Source: an optimization exercise on an open RTL-to-GDS flow (aim: small area, a short achievable clock period and few clock cycles per item). Production flows keep margins and buffers that such runs may drop. In this exercise RTL edits were held to simulation tests only and were not proved equivalent to the original. Some runs may be left out. An edit can pass the tests and still lose a function that they never use.

File: design/flow/run.sh
#!/bin/bash
# synth_recipe.tcl (not shown) runs the flow's synth.tcl, then flattens the netlist and writes it again
# the make line also repeats each setting of config.mk as NAME=value (left out here)
make -C /OpenROAD-flow-scripts/flow DESIGN_CONFIG=/design/flow/config.mk WORK_HOME=/design/flow/orfs CLKGATE_MAP_FILE= SYNTH_SCRIPT=/design/flow/synth_recipe.tcl finish
File: design/flow/config.mk
export PLATFORM = sky130hd
export DESIGN_NAME = prince_enc
export DESIGN_NICKNAME = prince_enc
export VERILOG_FILES = /design/flow/design.v
export SDC_FILE = /design/flow/constraint.sdc
export NUM_CORES = 4
export LEC_CHECK = 0
export CAP_MARGIN = 20
export CORE_MARGIN = 2
export CORE_UTILIZATION = 40
export PLACE_DENSITY = 0.6
export SLEW_MARGIN = 20
File: design/flow/constraint.sdc
create_clock -name core_clock -period 22.0 [get_ports {clk}]
set_input_delay 4.4000 -clock core_clock [delete_from_list [all_inputs] [get_ports {clk}]]
set_output_delay 4.4000 -clock core_clock [all_outputs]
set_load 0.01 [all_outputs]
File: design/flow/design.v
`timescale 1ns / 1ps
module addkeyancon(data_in,k1,k,data_out);
 input[63:0] data_in,k1,k;
 output[63:0] data_out;
 assign data_out = data_in ^ k1 ^ k;
endmodule
`timescale 1ns / 1ps
module linear_mprime(data_in,data_out);
	input [63:0] data_in;
	output [63:0] data_out;
	wire [31:0] ims;
    		  assign ims[0] = data_in[59] ^ data_in[55];
		  assign ims[1] = data_in[54] ^ data_in[50];		  
		  assign ims[2] = data_in[61] ^ data_in[49];
		  assign ims[3] = data_in[60] ^ data_in[56];
        assign data_out[63] = ims[0] ^ data_in[51];
        assign data_out[62] = data_in[62] ^ ims[1];
        assign data_out[61] = data_in[57] ^ ims[2];
        assign data_out[60] = ims[3] ^ data_in[52];
        assign data_out[59] = data_in[63] ^ ims[0];
        assign data_out[58] = data_in[58] ^ ims[1];
        assign data_out[57] = data_in[53] ^ ims[2];
        assign data_out[56] = ims[3] ^ data_in[48];
		  assign ims[4] = data_in[63] ^ data_in[51];
		  assign ims[5] = data_in[62] ^ data_in[58];		  
		  assign ims[6] = data_in[57] ^ data_in[53];
		  assign ims[7] = data_in[52] ^ data_in[48];
        assign data_out[55] = data_in[59] ^ ims[4];
        assign data_out[54] = ims[5] ^ data_in[54];
        assign data_out[53] = ims[6] ^ data_in[49];
        assign data_out[52] = data_in[60] ^ ims[7];
        assign data_out[51] = data_in[55] ^ ims[4];
        assign data_out[50] = ims[5] ^ data_in[50];
        assign data_out[49] = data_in[61] ^ ims[6];
        assign data_out[48] = data_in[56] ^ ims[7];
		  assign ims[8] = data_in[47] ^ data_in[43];
		  assign ims[9] = data_in[42] ^ data_in[38];		  
		  assign ims[10] = data_in[37] ^ data_in[33];
		  assign ims[11] = data_in[44] ^ data_in[32];
        assign data_out[47] = ims[8] ^ data_in[39];
        assign data_out[46] = ims[9] ^ data_in[34];
        assign data_out[45] = data_in[45] ^ ims[10];
        assign data_out[44] = ims[11] ^ data_in[40];
        assign data_out[43] = ims[8] ^ data_in[35];
        assign data_out[42] = data_in[46] ^ ims[9];
        assign data_out[41] = data_in[41] ^ ims[10];
        assign data_out[40] = ims[11] ^ data_in[36];
		  assign ims[12] = data_in[39] ^ data_in[35];
		  assign ims[13] = data_in[46] ^ data_in[34];		  
		  assign ims[14] = data_in[45] ^ data_in[41];
		  assign ims[15] = data_in[40] ^ data_in[36];
		  assign data_out[39] = data_in[47] ^ ims[12];
        assign data_out[38] = ims[13] ^ data_in[42];
        assign data_out[37] = ims[14] ^ data_in[37];
        assign data_out[36] = ims[15] ^ data_in[32];
        assign data_out[35] = data_in[43] ^ ims[12];
        assign data_out[34] = ims[13] ^ data_in[38];
        assign data_out[33] = ims[14] ^ data_in[33];
        assign data_out[32] = data_in[44] ^ ims[15];
		  assign ims[16] = data_in[31] ^ data_in[27];
		  assign ims[17] = data_in[26] ^ data_in[22];		  
		  assign ims[18] = data_in[21] ^ data_in[17];
		  assign ims[19] = data_in[28] ^ data_in[16];
        assign data_out[31] = ims[16] ^ data_in[23];
        assign data_out[30] = ims[17] ^ data_in[18];
        assign data_out[29] = data_in[29] ^ ims[18];
        assign data_out[28] = ims[19] ^ data_in[24];
        assign data_out[27] = ims[16] ^ data_in[19];
        assign data_out[26] = data_in[30] ^ ims[17];
        assign data_out[25] = data_in[25] ^ ims[18];
        assign data_out[24] = ims[19] ^ data_in[20];
		  assign ims[20] = data_in[23] ^ data_in[19];
		  assign ims[21] = data_in[30] ^ data_in[18];		  
		  assign ims[22] = data_in[29] ^ data_in[25];
		  assign ims[23] = data_in[24] ^ data_in[20];
        assign data_out[23] = data_in[31] ^ ims[20];
        assign data_out[22] = ims[21] ^ data_in[26];
        assign data_out[21] = ims[22] ^ data_in[21];
        assign data_out[20] = ims[23] ^ data_in[16];
        assign data_out[19] = data_in[27] ^ ims[20];
        assign data_out[18] = ims[21] ^ data_in[22];
        assign data_out[17] = ims[22] ^ data_in[17];
        assign data_out[16] = data_in[28] ^ ims[23];
		  assign ims[24] = data_in[11] ^ data_in[7];
		  assign ims[25] = data_in[6]  ^ data_in[2];		  
		  assign ims[26] = data_in[13] ^ data_in[1];
		  assign ims[27] = data_in[12] ^ data_in[8];
        assign data_out[15] = ims[24] ^ data_in[3];
        assign data_out[14] = data_in[14] ^ ims[25];
        assign data_out[13] = ims[26] ^ data_in[9];
        assign data_out[12] = ims[27] ^ data_in[4];
        assign data_out[11] = data_in[15] ^ ims[24];
        assign data_out[10] = data_in[10] ^ ims[25];
        assign data_out[9]  = ims[26] ^ data_in[5];
        assign data_out[8]  = ims[27] ^ data_in[0];
		  assign ims[28] = data_in[15] ^ data_in[3];
		  assign ims[29] = data_in[14] ^ data_in[10];		  
		  assign ims[30] = data_in[9] ^ data_in[5];
		  assign ims[31] = data_in[4] ^ data_in[0];
        assign data_out[7]  = ims[28] ^ data_in[11];
        assign data_out[6]  = ims[29] ^ data_in[6];
        assign data_out[5]  = ims[30] ^ data_in[1];
        assign data_out[4]  = data_in[12] ^ ims[31];
        assign data_out[3]  = ims[28] ^ data_in[7];
        assign data_out[2]  = ims[29] ^ data_in[2];
        assign data_out[1]  = ims[30] ^ data_in[13];
        assign data_out[0]  = data_in[8] ^ ims[31];
endmodule
`timescale 1ns / 1ps
module linear_m(data_in,data_out);
	input [63:0] data_in;
	output [63:0] data_out;
	wire [63:0] mp;
   linear_mprime mp1(data_in, mp);
	assign data_out[63:60] = mp[63:60];
	assign data_out[59:56] = mp[43:40];
	assign data_out[55:52] = mp[23:20];
	assign data_out[51:48] = mp[3:0];
	assign data_out[47:44] = mp[47:44];
	assign data_out[43:40] = mp[27:24];
	assign data_out[39:36] = mp[7:4];
	assign data_out[35:32] = mp[51:48];
	assign data_out[31:28] = mp[31:28];
	assign data_out[27:24] = mp[11:8];
	assign data_out[23:20] = mp[55:52];
	assign data_out[19:16] = mp[35:32];
	assign data_out[15:12] = mp[15:12];
	assign data_out[11:8]  = mp[59:56];
	assign data_out[7:4]   = mp[39:36];
	assign data_out[3:0]   = mp[19:16];
endmodule
`timescale 1ns / 1ps
module linear_m_inv(data_in,data_out);
	input [63:0] data_in;
	output [63:0] data_out;
	wire [63:0] mp;
	assign mp[63:60] = data_in[63:60];
	assign mp[59:56] = data_in[11:8];
	assign mp[55:52] = data_in[23:20];
	assign mp[51:48] = data_in[35:32];
	assign mp[47:44] = data_in[47:44];
	assign mp[43:40] = data_in[59:56];
	assign mp[39:36] = data_in[7:4];
	assign mp[35:32] = data_in[19:16];
	assign mp[31:28] = data_in[31:28];
	assign mp[27:24] = data_in[43:40];
	assign mp[23:20] = data_in[55:52];
	assign mp[19:16] = data_in[3:0];
	assign mp[15:12] = data_in[15:12];
	assign mp[11:8]  = data_in[27:24];
	assign mp[7:4]   = data_in[39:36];
	assign mp[3:0]   = data_in[51:48];
	linear_mprime mp0(mp,data_out);
endmodule
`timescale 1ns / 1ps
module prince_core(data_in,key,rc,data_out);
	input[63:0] data_in,key,rc;
	output [63:0] data_out;
	wire [63:0] sb_out,m_out,m_out0,xor_out;
	sbox s1(data_in,sb_out);
	linear_m m_0(sb_out,m_out);
	addkeyancon akc1(m_out,key,rc,data_out);
endmodule
module prince_core1(data_in,key,rc,data_out);
	input[63:0] data_in,key,rc;
	output [63:0] data_out;
	wire [63:0] m_out,xor_out;
	addkeyancon akc2(data_in,key,rc,xor_out);
	linear_m_inv m_1(xor_out,m_out);
	invsbox s1(m_out,data_out);
endmodule
module sbox(data_in,data_out);
	input [63:0] data_in;
	output [63:0] data_out;
	function [3:0] sb;
		input [3:0] x;
		case (x)
			4'h0: sb = 4'd11; 4'h1: sb = 4'd15; 4'h2: sb = 4'd3;  4'h3: sb = 4'd2;
			4'h4: sb = 4'd10; 4'h5: sb = 4'd12; 4'h6: sb = 4'd9;  4'h7: sb = 4'd1;
			4'h8: sb = 4'd6;  4'h9: sb = 4'd7;  4'ha: sb = 4'd8;  4'hb: sb = 4'd0;
			4'hc: sb = 4'd14; 4'hd: sb = 4'd5;  4'he: sb = 4'd13; default: sb = 4'd4;
		endcase
	endfunction
	assign data_out={
	  sb(data_in[63:60]),sb(data_in[59:56]),sb(data_in[55:52]),sb(data_in[51:48]),
	  sb(data_in[47:44]),sb(data_in[43:40]),sb(data_in[39:36]),sb(data_in[35:32]),
	  sb(data_in[31:28]),sb(data_in[27:24]),sb(data_in[23:20]),sb(data_in[19:16]),
	  sb(data_in[15:12]),sb(data_in[11: 8]),sb(data_in[ 7: 4]),sb(data_in[ 3: 0])
	};
endmodule
module invsbox(data_in,data_out);
	input [63:0] data_in;
	output [63:0] data_out;
	function [3:0] isb;
		input [3:0] x;
		case (x)
			4'h0: isb = 4'd11; 4'h1: isb = 4'd7;  4'h2: isb = 4'd3;  4'h3: isb = 4'd2;
			4'h4: isb = 4'd15; 4'h5: isb = 4'd13; 4'h6: isb = 4'd8;  4'h7: isb = 4'd9;
			4'h8: isb = 4'd10; 4'h9: isb = 4'd6;  4'ha: isb = 4'd4;  4'hb: isb = 4'd0;
			4'hc: isb = 4'd5;  4'hd: isb = 4'd14; 4'he: isb = 4'd12; default: isb = 4'd1;
		endcase
	endfunction
	assign data_out={
	  isb(data_in[63:60]),isb(data_in[59:56]),isb(data_in[55:52]),isb(data_in[51:48]),
	  isb(data_in[47:44]),isb(data_in[43:40]),isb(data_in[39:36]),isb(data_in[35:32]),
	  isb(data_in[31:28]),isb(data_in[27:24]),isb(data_in[23:20]),isb(data_in[19:16]),
	  isb(data_in[15:12]),isb(data_in[11: 8]),isb(data_in[ 7: 4]),isb(data_in[ 3: 0])
	};
endmodule
`timescale 1ns / 1ps
module prince_top(plaintext,key,ciphertext);
	input [63:0] plaintext;
	input [127:0] key;
	output [63:0] ciphertext;	
	wire [63:0] m[0:11],m1,m2,subkey;
	wire [63:0] ai[1:5];
	assign ai[1]=64'h13198A2E03707344;
	assign ai[2]=64'hA4093822299F31D0;
	assign ai[3]=64'h082EFA98EC4E6C89;
	assign ai[4]=64'h452821E638D01377;
	assign ai[5]=64'hBE5466CF34E90C6C;
	addkeyancon akc1(plaintext,key[127:64],key[63:0],m[0]);
	prince_core p001(m[0],key[63:0],ai[1],m[1]);
	prince_core p011(m[1],key[63:0],ai[2],m[2]);
	prince_core p021(m[2],key[63:0],ai[3],m[3]);
	prince_core p031(m[3],key[63:0],ai[4],m[4]);
	prince_core p041(m[4],key[63:0],ai[5],m[5]);
	sbox s1(m[5],m1);
	linear_mprime mm1(m1,m2);
	invsbox ss1(m2,m[6]);
	getk11 k11(key[63:0],subkey);
	prince_core1 p101(m[6],subkey,ai[5],m[7]);	
	prince_core1 p111(m[7],subkey,ai[4],m[8]);	
	prince_core1 p121(m[8],subkey,ai[3],m[9]);
	prince_core1 p131(m[9],subkey,ai[2],m[10]);
	prince_core1 p141(m[10],subkey,ai[1],m[11]);
   addkeyancon akc31(m[11],subkey,{key[64],key[127:66],key[65]^ key[127]},ciphertext);	
endmodule
module getk11(key,wk);
   input  [63:0] key;
   output [63:0] wk;
	assign wk = {~key[63:62],key[61:56],~key[55],key[54],~key[53],
		key[52],~key[51:50],key[49:46],~key[45],key[44],
		~key[43],key[42:41],~key[40:39],key[38],~key[37:36],
		key[35],~key[34:30],key[29:28],~key[27],key[26:25],
		~key[24],key[23],~key[22:18],key[17:15],~key[14],
		key[13],~key[12],key[11:8],~key[7:6],key[5],
		~key[4:2],key[1],~key[0]};
endmodule
module prince_enc (
    input  wire         clk,
    input  wire         rst,         
    input  wire         in_valid,
    output wire         in_ready,
    input  wire [63:0]  plaintext,
    input  wire [127:0] key,         
    output reg          out_valid,
    output reg  [63:0]  ciphertext
);
    reg         v1;
    reg [63:0]  pt_r;
    reg [127:0] key_r;
    wire [63:0] ct;
    assign in_ready = 1'b1;
    always @(posedge clk) begin
        if (rst) begin
            v1        <= 1'b0;
            out_valid <= 1'b0;
        end else begin
            v1        <= in_valid;
            out_valid <= v1;
        end
    end
    always @(posedge clk) begin
        if (in_valid) begin
            pt_r  <= plaintext;
            key_r <= key;
        end
        if (v1)
            ciphertext <= ct;
    end
    prince_top u_prince (
        .plaintext  (pt_r),
        .key        (key_r),
        .ciphertext (ct)
    );
endmodule
Run 1, logic cells by family:
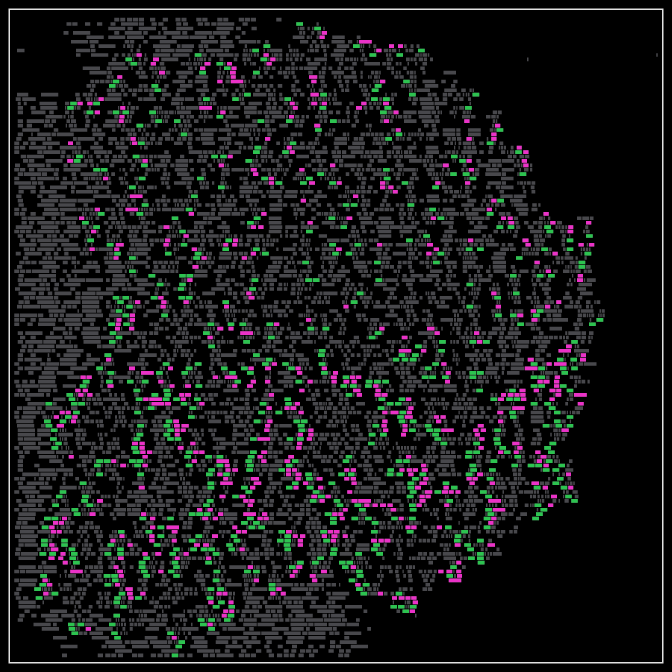
- green: fa/ha/maj cells (cells 630; most used ha_1; where spread over the die)
- magenta: mux cells (cells 533; most used mux2i_1; where spread over the die)

Run 1, placed standard cells:
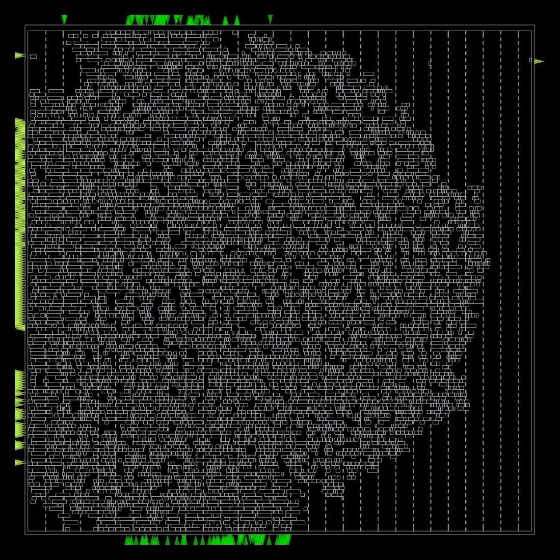
Core Footprint: 0.157 mm2
sequential cell area share: 11.0%
Rows: 145
Fill cells: 14,900

==> impl_metrics.json, run 1 <==
{
  "slowest_stage": "edfxtp_1",
  "crit_type": "flop to flop",
  "cp-startpoint": "key_r[23]$_DFFE_PP_",
  "clkTransAtPathRegs_ns": 0.08,
  "netlist_area_mm2": 0.0633,
  "numCtsBuffers": 26,
  "grt-ovfl-total": 0,
  "hold_start": "v1$_SDFF_PP0_",
  "cts_resized": 0,
  "synth_area_per_cell_um2": 9.53,
  "worst_pin_slew_ns": 1.19,
  "synthTopCellsByArea": "xnor2_1 13%, ha_1 12%, edfxtp_1 12%, xnor3_1 9.5%, mux2i_1 6.2%",
  "synth-seq-cells": 258,
  "chipHeight_um": 402,
  "synth_common_cells": "911 x xnor2_1, 630 x ha_1, 542 x inv_1, 389 x mux2i_1, 369 x xor2_1",
  "status": "no timing/DRC/antenna violations",
  "worstPathMaxFanout": 7,
  "final_layout_size_suffix_gt1_share_pct": 9.94,
  "die_w_um": 402,
  "drt_pass1_iterations": 6,
  "antenna_found_initial": 11,
  "routed_via_density": 5.91,
  "min_period_ns": 20.90,
  "nets": 7802,
  "hold_slack_ns": 0.676,
  "yosysMostFrequentCell": "xnor2_1",
  "cts_max_path_buffers": 3,
  "holdCritPathClass": "flop to flop",
  "min_to": "ciphertext[51]$_DFFE_PP_",
  "drt_drc_violations_left": 0,
  "synth_ff_type": "edfxtp_1",
  "synth_warnings": 4,
  "fin_ws_ns": 1.10,
  "dp.cells": 9004,
  "path_common_cell": "xnor2_1",
  "synth_fp_nets": 7461,
  "reg2reg_to": "ciphertext[52]$_DFFE_PP_"
}
Testbench counts for the RTL of run 1, summed over its fixed seeds: cycles 2,064, items 2,048.
Run 1, clock tree after CTS:
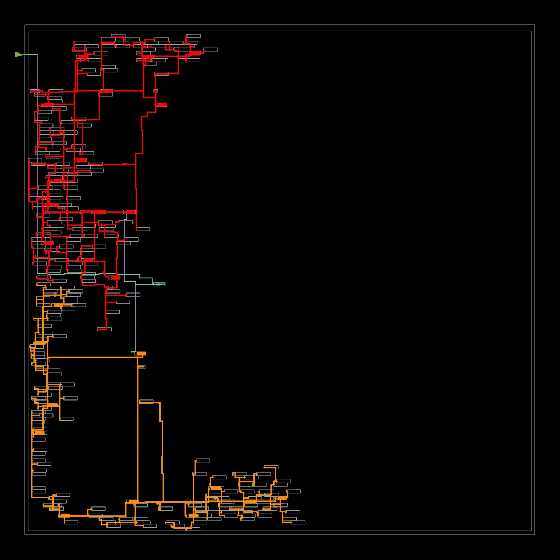
htree depth: 1
clk sink count: 258
Seq Cell Count: 258

Run 1, cell density map:
20 x 20 tiles, from black (low) to pale yellow (high), 0 to 100% covered.
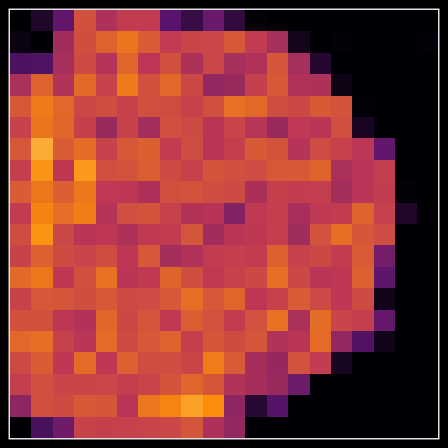
- mean over tiles: 42%
- nearly empty tiles: 20%
- tiles over 75% full: 1.5%
- emptiest ninth of the die: top right
- densest ninth of the die: left middle
- fullest tile: 82%

## run 1: registers in the layout, indices dropped and copies added (netlist names)
register    flops
out_valid       1
key_r         128
v1              1
ciphertext     64
pt_r           64
## run 1: cell type report
class | count | area [um2] | area share, %
Clock buffer | 30 | 666 | 0.949
Sequential cell | 258 | 7730 | 11.0
Multi-Input combinational cell | 5663 | 52800 | 75.2
Inverter | 585 | 2200 | 3.13
Tap cell | 2058 | 2570 | 3.67
Antenna cell | 7 | 17.5 | 0.0250
Timing Repair Buffer | 443 | 3990 | 5.69
Clock inverter | 16 | 190 | 0.271
## run 1: routing by layer
layer	global-route usage, %	vias up	part of all wire, %
met5	0	-	0.028
met4	19.8	10	8.2
met3	3.78	543	8.0
met2	45.4	2383	43
met1	37.6	25900	41
li1	-	24700	-
## run 1: cell usage in the layout (no fill, tap or decap), types with 84 or more instances in the layout
cell | netlist | layout
inv_1 | 542 | 542
o211ai_1 | 126 | 126
ha_1 | 630 | 630
o21ai_0 | 184 | 183
edfxtp_1 | 256 | 256
nor3_1 | 113 | 113
a21oi_1 | 235 | 235
nand3_1 | 134 | 134
xnor2_1 | 911 | 908
mux2_2 | 84 | 84
xor2_1 | 369 | 367
a211oi_1 | 115 | 115
mux2i_1 | 389 | 389
nor2_1 | 269 | 269
clkdlybuf4s50_1 | 0 | 258
buf_4 | 11 | 183
xnor3_1 | 267 | 267
nand2_1 | 212 | 212
## run 1: worst max-delay path: cells and delay by family, from the launching register on
kind                       cells  cell delay, ns
adders and majority gates     10            2.86
buffers and inverters          8            1.35
muxes                          7            2.08
AOI/OAI and AO/OA             13            3.81
DFF                            1            0.83
xor gates and xnor gates      22            7.28
and+or+nand+nor               12            2.40
## run 1: cells by family after synthesis
kind of cell / Yosys count / synth area share [%]
other: 1 / 0.00593
buffers and inverters: 715 / 4.41
adders and majority gates: 630 / 12.5
xor gates and xnor gates: 1740 / 33.4
and+or+nand+nor: 1339 / 11.6
DFF: 258 / 12.2
AOI/OAI and AO/OA: 1420 / 16.6
muxes: 533 / 9.29
--- run 2: outline of the changes from run 1 ---
design/flow/design.v: 287 -> 1563 lines; modules unchanged: 0
  prince_enc: edited, 38 -> 1563 lines
  removed: addkeyancon, linear_mprime, linear_m, linear_m_inv, prince_core, prince_core1, sbox, invsbox, prince_top, getk11
--- a/design/flow/config.mk
+++ b/design/flow/config.mk
@@ -6,7 +6,8 @@
 export NUM_CORES = 4
 export LEC_CHECK = 0
+export ABC_CLOCK_PERIOD_IN_PS = 4500
 export CAP_MARGIN = 20
 export CORE_MARGIN = 2
-export CORE_UTILIZATION = 40
-export PLACE_DENSITY = 0.6
+export CORE_UTILIZATION = 55
+export PLACE_DENSITY = 0.7
 export SLEW_MARGIN = 20
Run 2, placed standard cells:
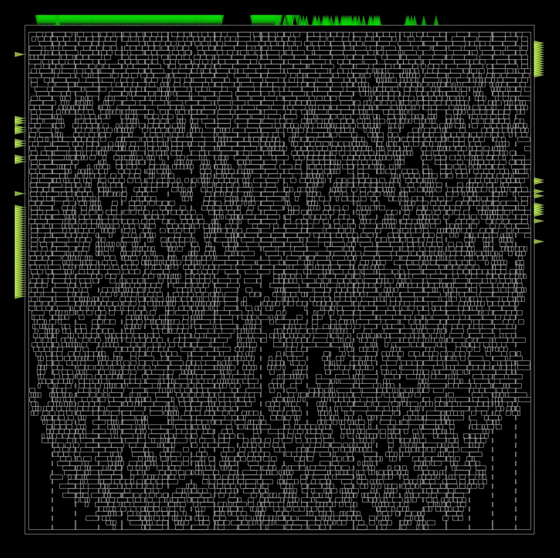
Final Core Density: 62.6%
post-route insts no fill: 7,115
Tap Cells: 1,165

Run 2, clock tree after CTS:
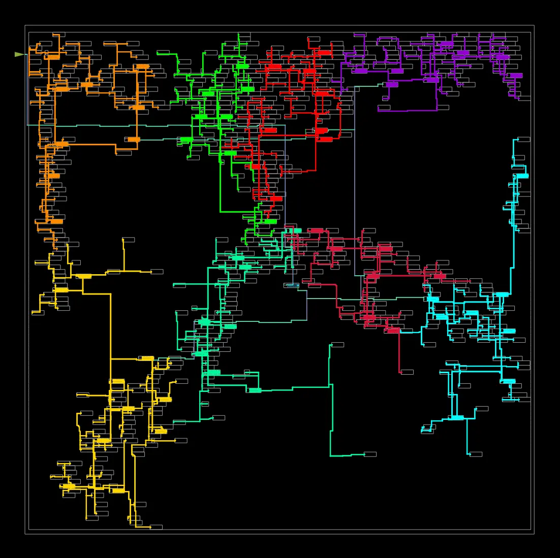
htree depth: 3
Seq Cell Count: 644
number of CTS-inserted buffers: 68

==> impl_metrics.json, run 2 <==
{
  "synthTopCellsByArea": "dfxtp_1 26%, xnor2_1 25%, xor2_1 10%, a21oi_1 4.0%, nor2_1 3.0%",
  "use_met1_pct": 49.0,
  "coreArea_mm2": 0.0886,
  "clkTransAtPathRegs_ns": 0.06,
  "drt_pass1_iterations": 6,
  "worst_pin_slew_ns": 1.13,
  "synth_area_per_cell_um2": 8.80,
  "final_common_cell": "xnor2_1",
  "global_route.usage.met3_pct": 7.20,
  "synth_fp_nets": 5798,
  "hold_start": "k0_1[8]$_DFF_P_",
  "die_w_um": 303,
  "cts_max_path_buffers": 3,
  "synth_warnings": 1,
  "worstPathMaxFanout": 11,
  "crit_type": "flop to flop",
  "holdCritPathClass": "flop to flop",
  "synth_ff_type": "dfxtp_1",
  "grt_util_met2_pct": 59.1,
  "final_cell_mix": "1,387 x xnor2_1, 644 x dfxtp_1, 578 x xor2_1",
  "status": "no timing/DRC/antenna violations",
  "slowest_stage": "xor2_1",
  "nFillCells": 7777,
  "final_layout_size_suffix_gt1_share_pct": 5.65,
  "synth-seq-cells": 644,
  "routed_via_density": 6.00,
  "highest_layer": "met5"
}
Testbench counts for the RTL of run 2, summed over its fixed seeds: cycles 2,080, items 2,048.
Run 2, met3 routing:
The bar under the picture is 100 um long.
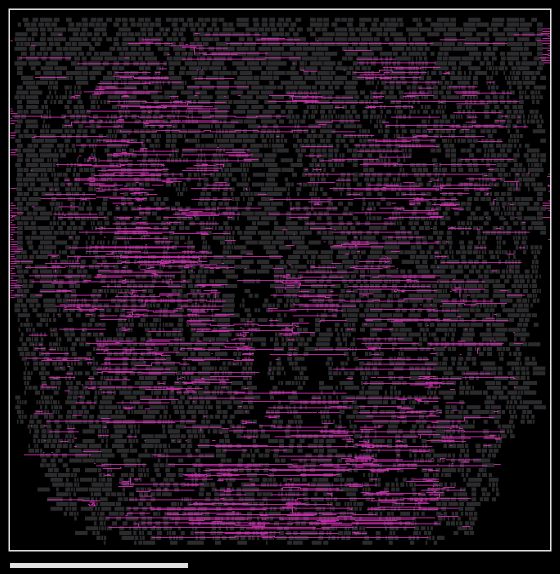
- wire length on this layer: 16,500 um
- share of all routed wire: 9.1%
- main direction: horizontal

Run 2, signal metal coverage by tile:
The bar under the picture is 100 um long. 30 x 30 tiles, from black (low) to pale yellow (high), scaled to the fullest tile. Values are wire area over tile area, all layers added.
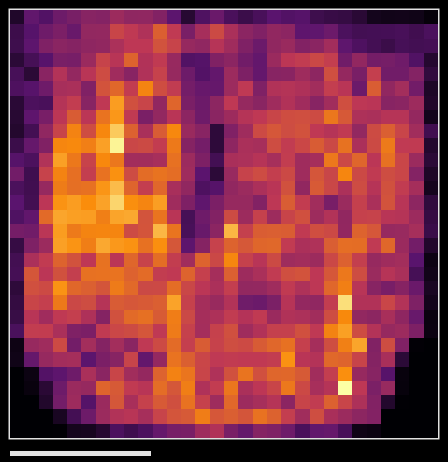
- nearly empty tiles: 3.6%
- tiles over half the peak: 41%
- fullest tile: 0.77
- densest ninth of the die: left middle

[run 2: cell count changes in the layout (fill, tap and decap cells not counted), sizes merged, moves of 100 or more]
| cell | change |
|---|---|
| inv | -452 |
| buf | -173 |
| xor2 | +226 |
| mux2i | -368 |
| nor2 | +123 |
| xnor2 | +452 |
| dfxtp | +642 |
| ha | -630 |
| edfxtp | -256 |
| nand2 | +102 |
| o21ai | +100 |
| xnor3 | -237 |
| a21oi | +154 |
[run 2: worst max-delay path, delay by kind of cell, from the launching register on]
kind             cells  cell delay, ns
AO/OA/AOI/OAI        7            2.16
XOR/XNOR             7            3.05
flip-flops           1            0.45
multiplexers         2            0.47
AND/OR/NAND/NOR      3            0.86
[run 2: through the flow]
stage	cell area, um2	util [%]	cells	hold slack, ns	setup WS [ns]
after floorplan	49300	-	5603	0.310	16.47
after global placement	53200	60.0	6991	0.310	15.24
after detailed placement	53200	60.0	6992	0.312	15.12
after CTS	55500	62.6	7111	0.321	15.03
after global routing	55500	62.6	7112	0.326	14.46
final	55500	62.6	7115	0.322	14.86
[run 2: kinds of logic (layout without fill, tap and decap cells)]
kind of cell,after synthesis,in the layout,synth area share [%]
AND/OR/NAND/NOR,1200,1200,11.6
AO/OA/AOI/OAI,1417,1417,18.9
other,1,5,0.00761
multiplexers,49,49,1.08
XOR/XNOR,2113,2113,40.6
adder cells (fa/ha/maj),18,18,0.368
buffers and inverters,161,504,1.26
flip-flops,644,644,26.2
[run 2: worst max path at each step]
stage               startpoint              end  cells past startpoint
2_1_floorplan  st1[33]$_DFF_P_  st2[15]$_DFF_P_                     20
5_1_grt         st1[1]$_DFF_P_  st2[55]$_DFF_P_                     20
4_1_cts        st1[37]$_DFF_P_  st2[27]$_DFF_P_                     19
3_3_place_gp    st1[1]$_DFF_P_  st2[36]$_DFF_P_                     20
3_5_place_dp    st1[3]$_DFF_P_  st2[55]$_DFF_P_                     20
6_report       st1[37]$_DFF_P_  st2[27]$_DFF_P_                     19
[run 2: cell type report]
type	instances	area, um2	share of cell area [%]
clock inverter	30	299	0.539
antenna	4	10.0	0.0180
timing repair buffer	270	2680	4.82
clock buffer	89	1930	3.48
tap	1165	1460	2.63
sequential	644	12900	23.2
inverter	115	432	0.778
multi-input combinational	4798	35800	64.5

==> port drivers added, routing unchanged <==
The results above use ideal ports. As a check the final layouts listed here were re-extracted and re-timed, cells and wires unchanged.
Step 1 assumes that a clkbuf_16 drives the clock port and a buf_2 every other input.
Step 2 also shifts input and output timing later by t, the mid clock arrival at the registers, as if the neighbouring blocks saw the same clock.
Slacks: ideal / step 1 / step 2; pairs: ideal / step 1.
run	t (ns)	setup slack, ns	clock arrival spread, ns	slew at the worst register clock pin (ns)
run 1	0.664	1.102 / 1.102 / 1.102	0.026 / 0.026	0.09 / 0.09
run 2	0.700	14.861 / 14.861 / 14.861	0.037 / 0.038	0.08 / 0.08
After both steps every run listed still meets setup and hold.
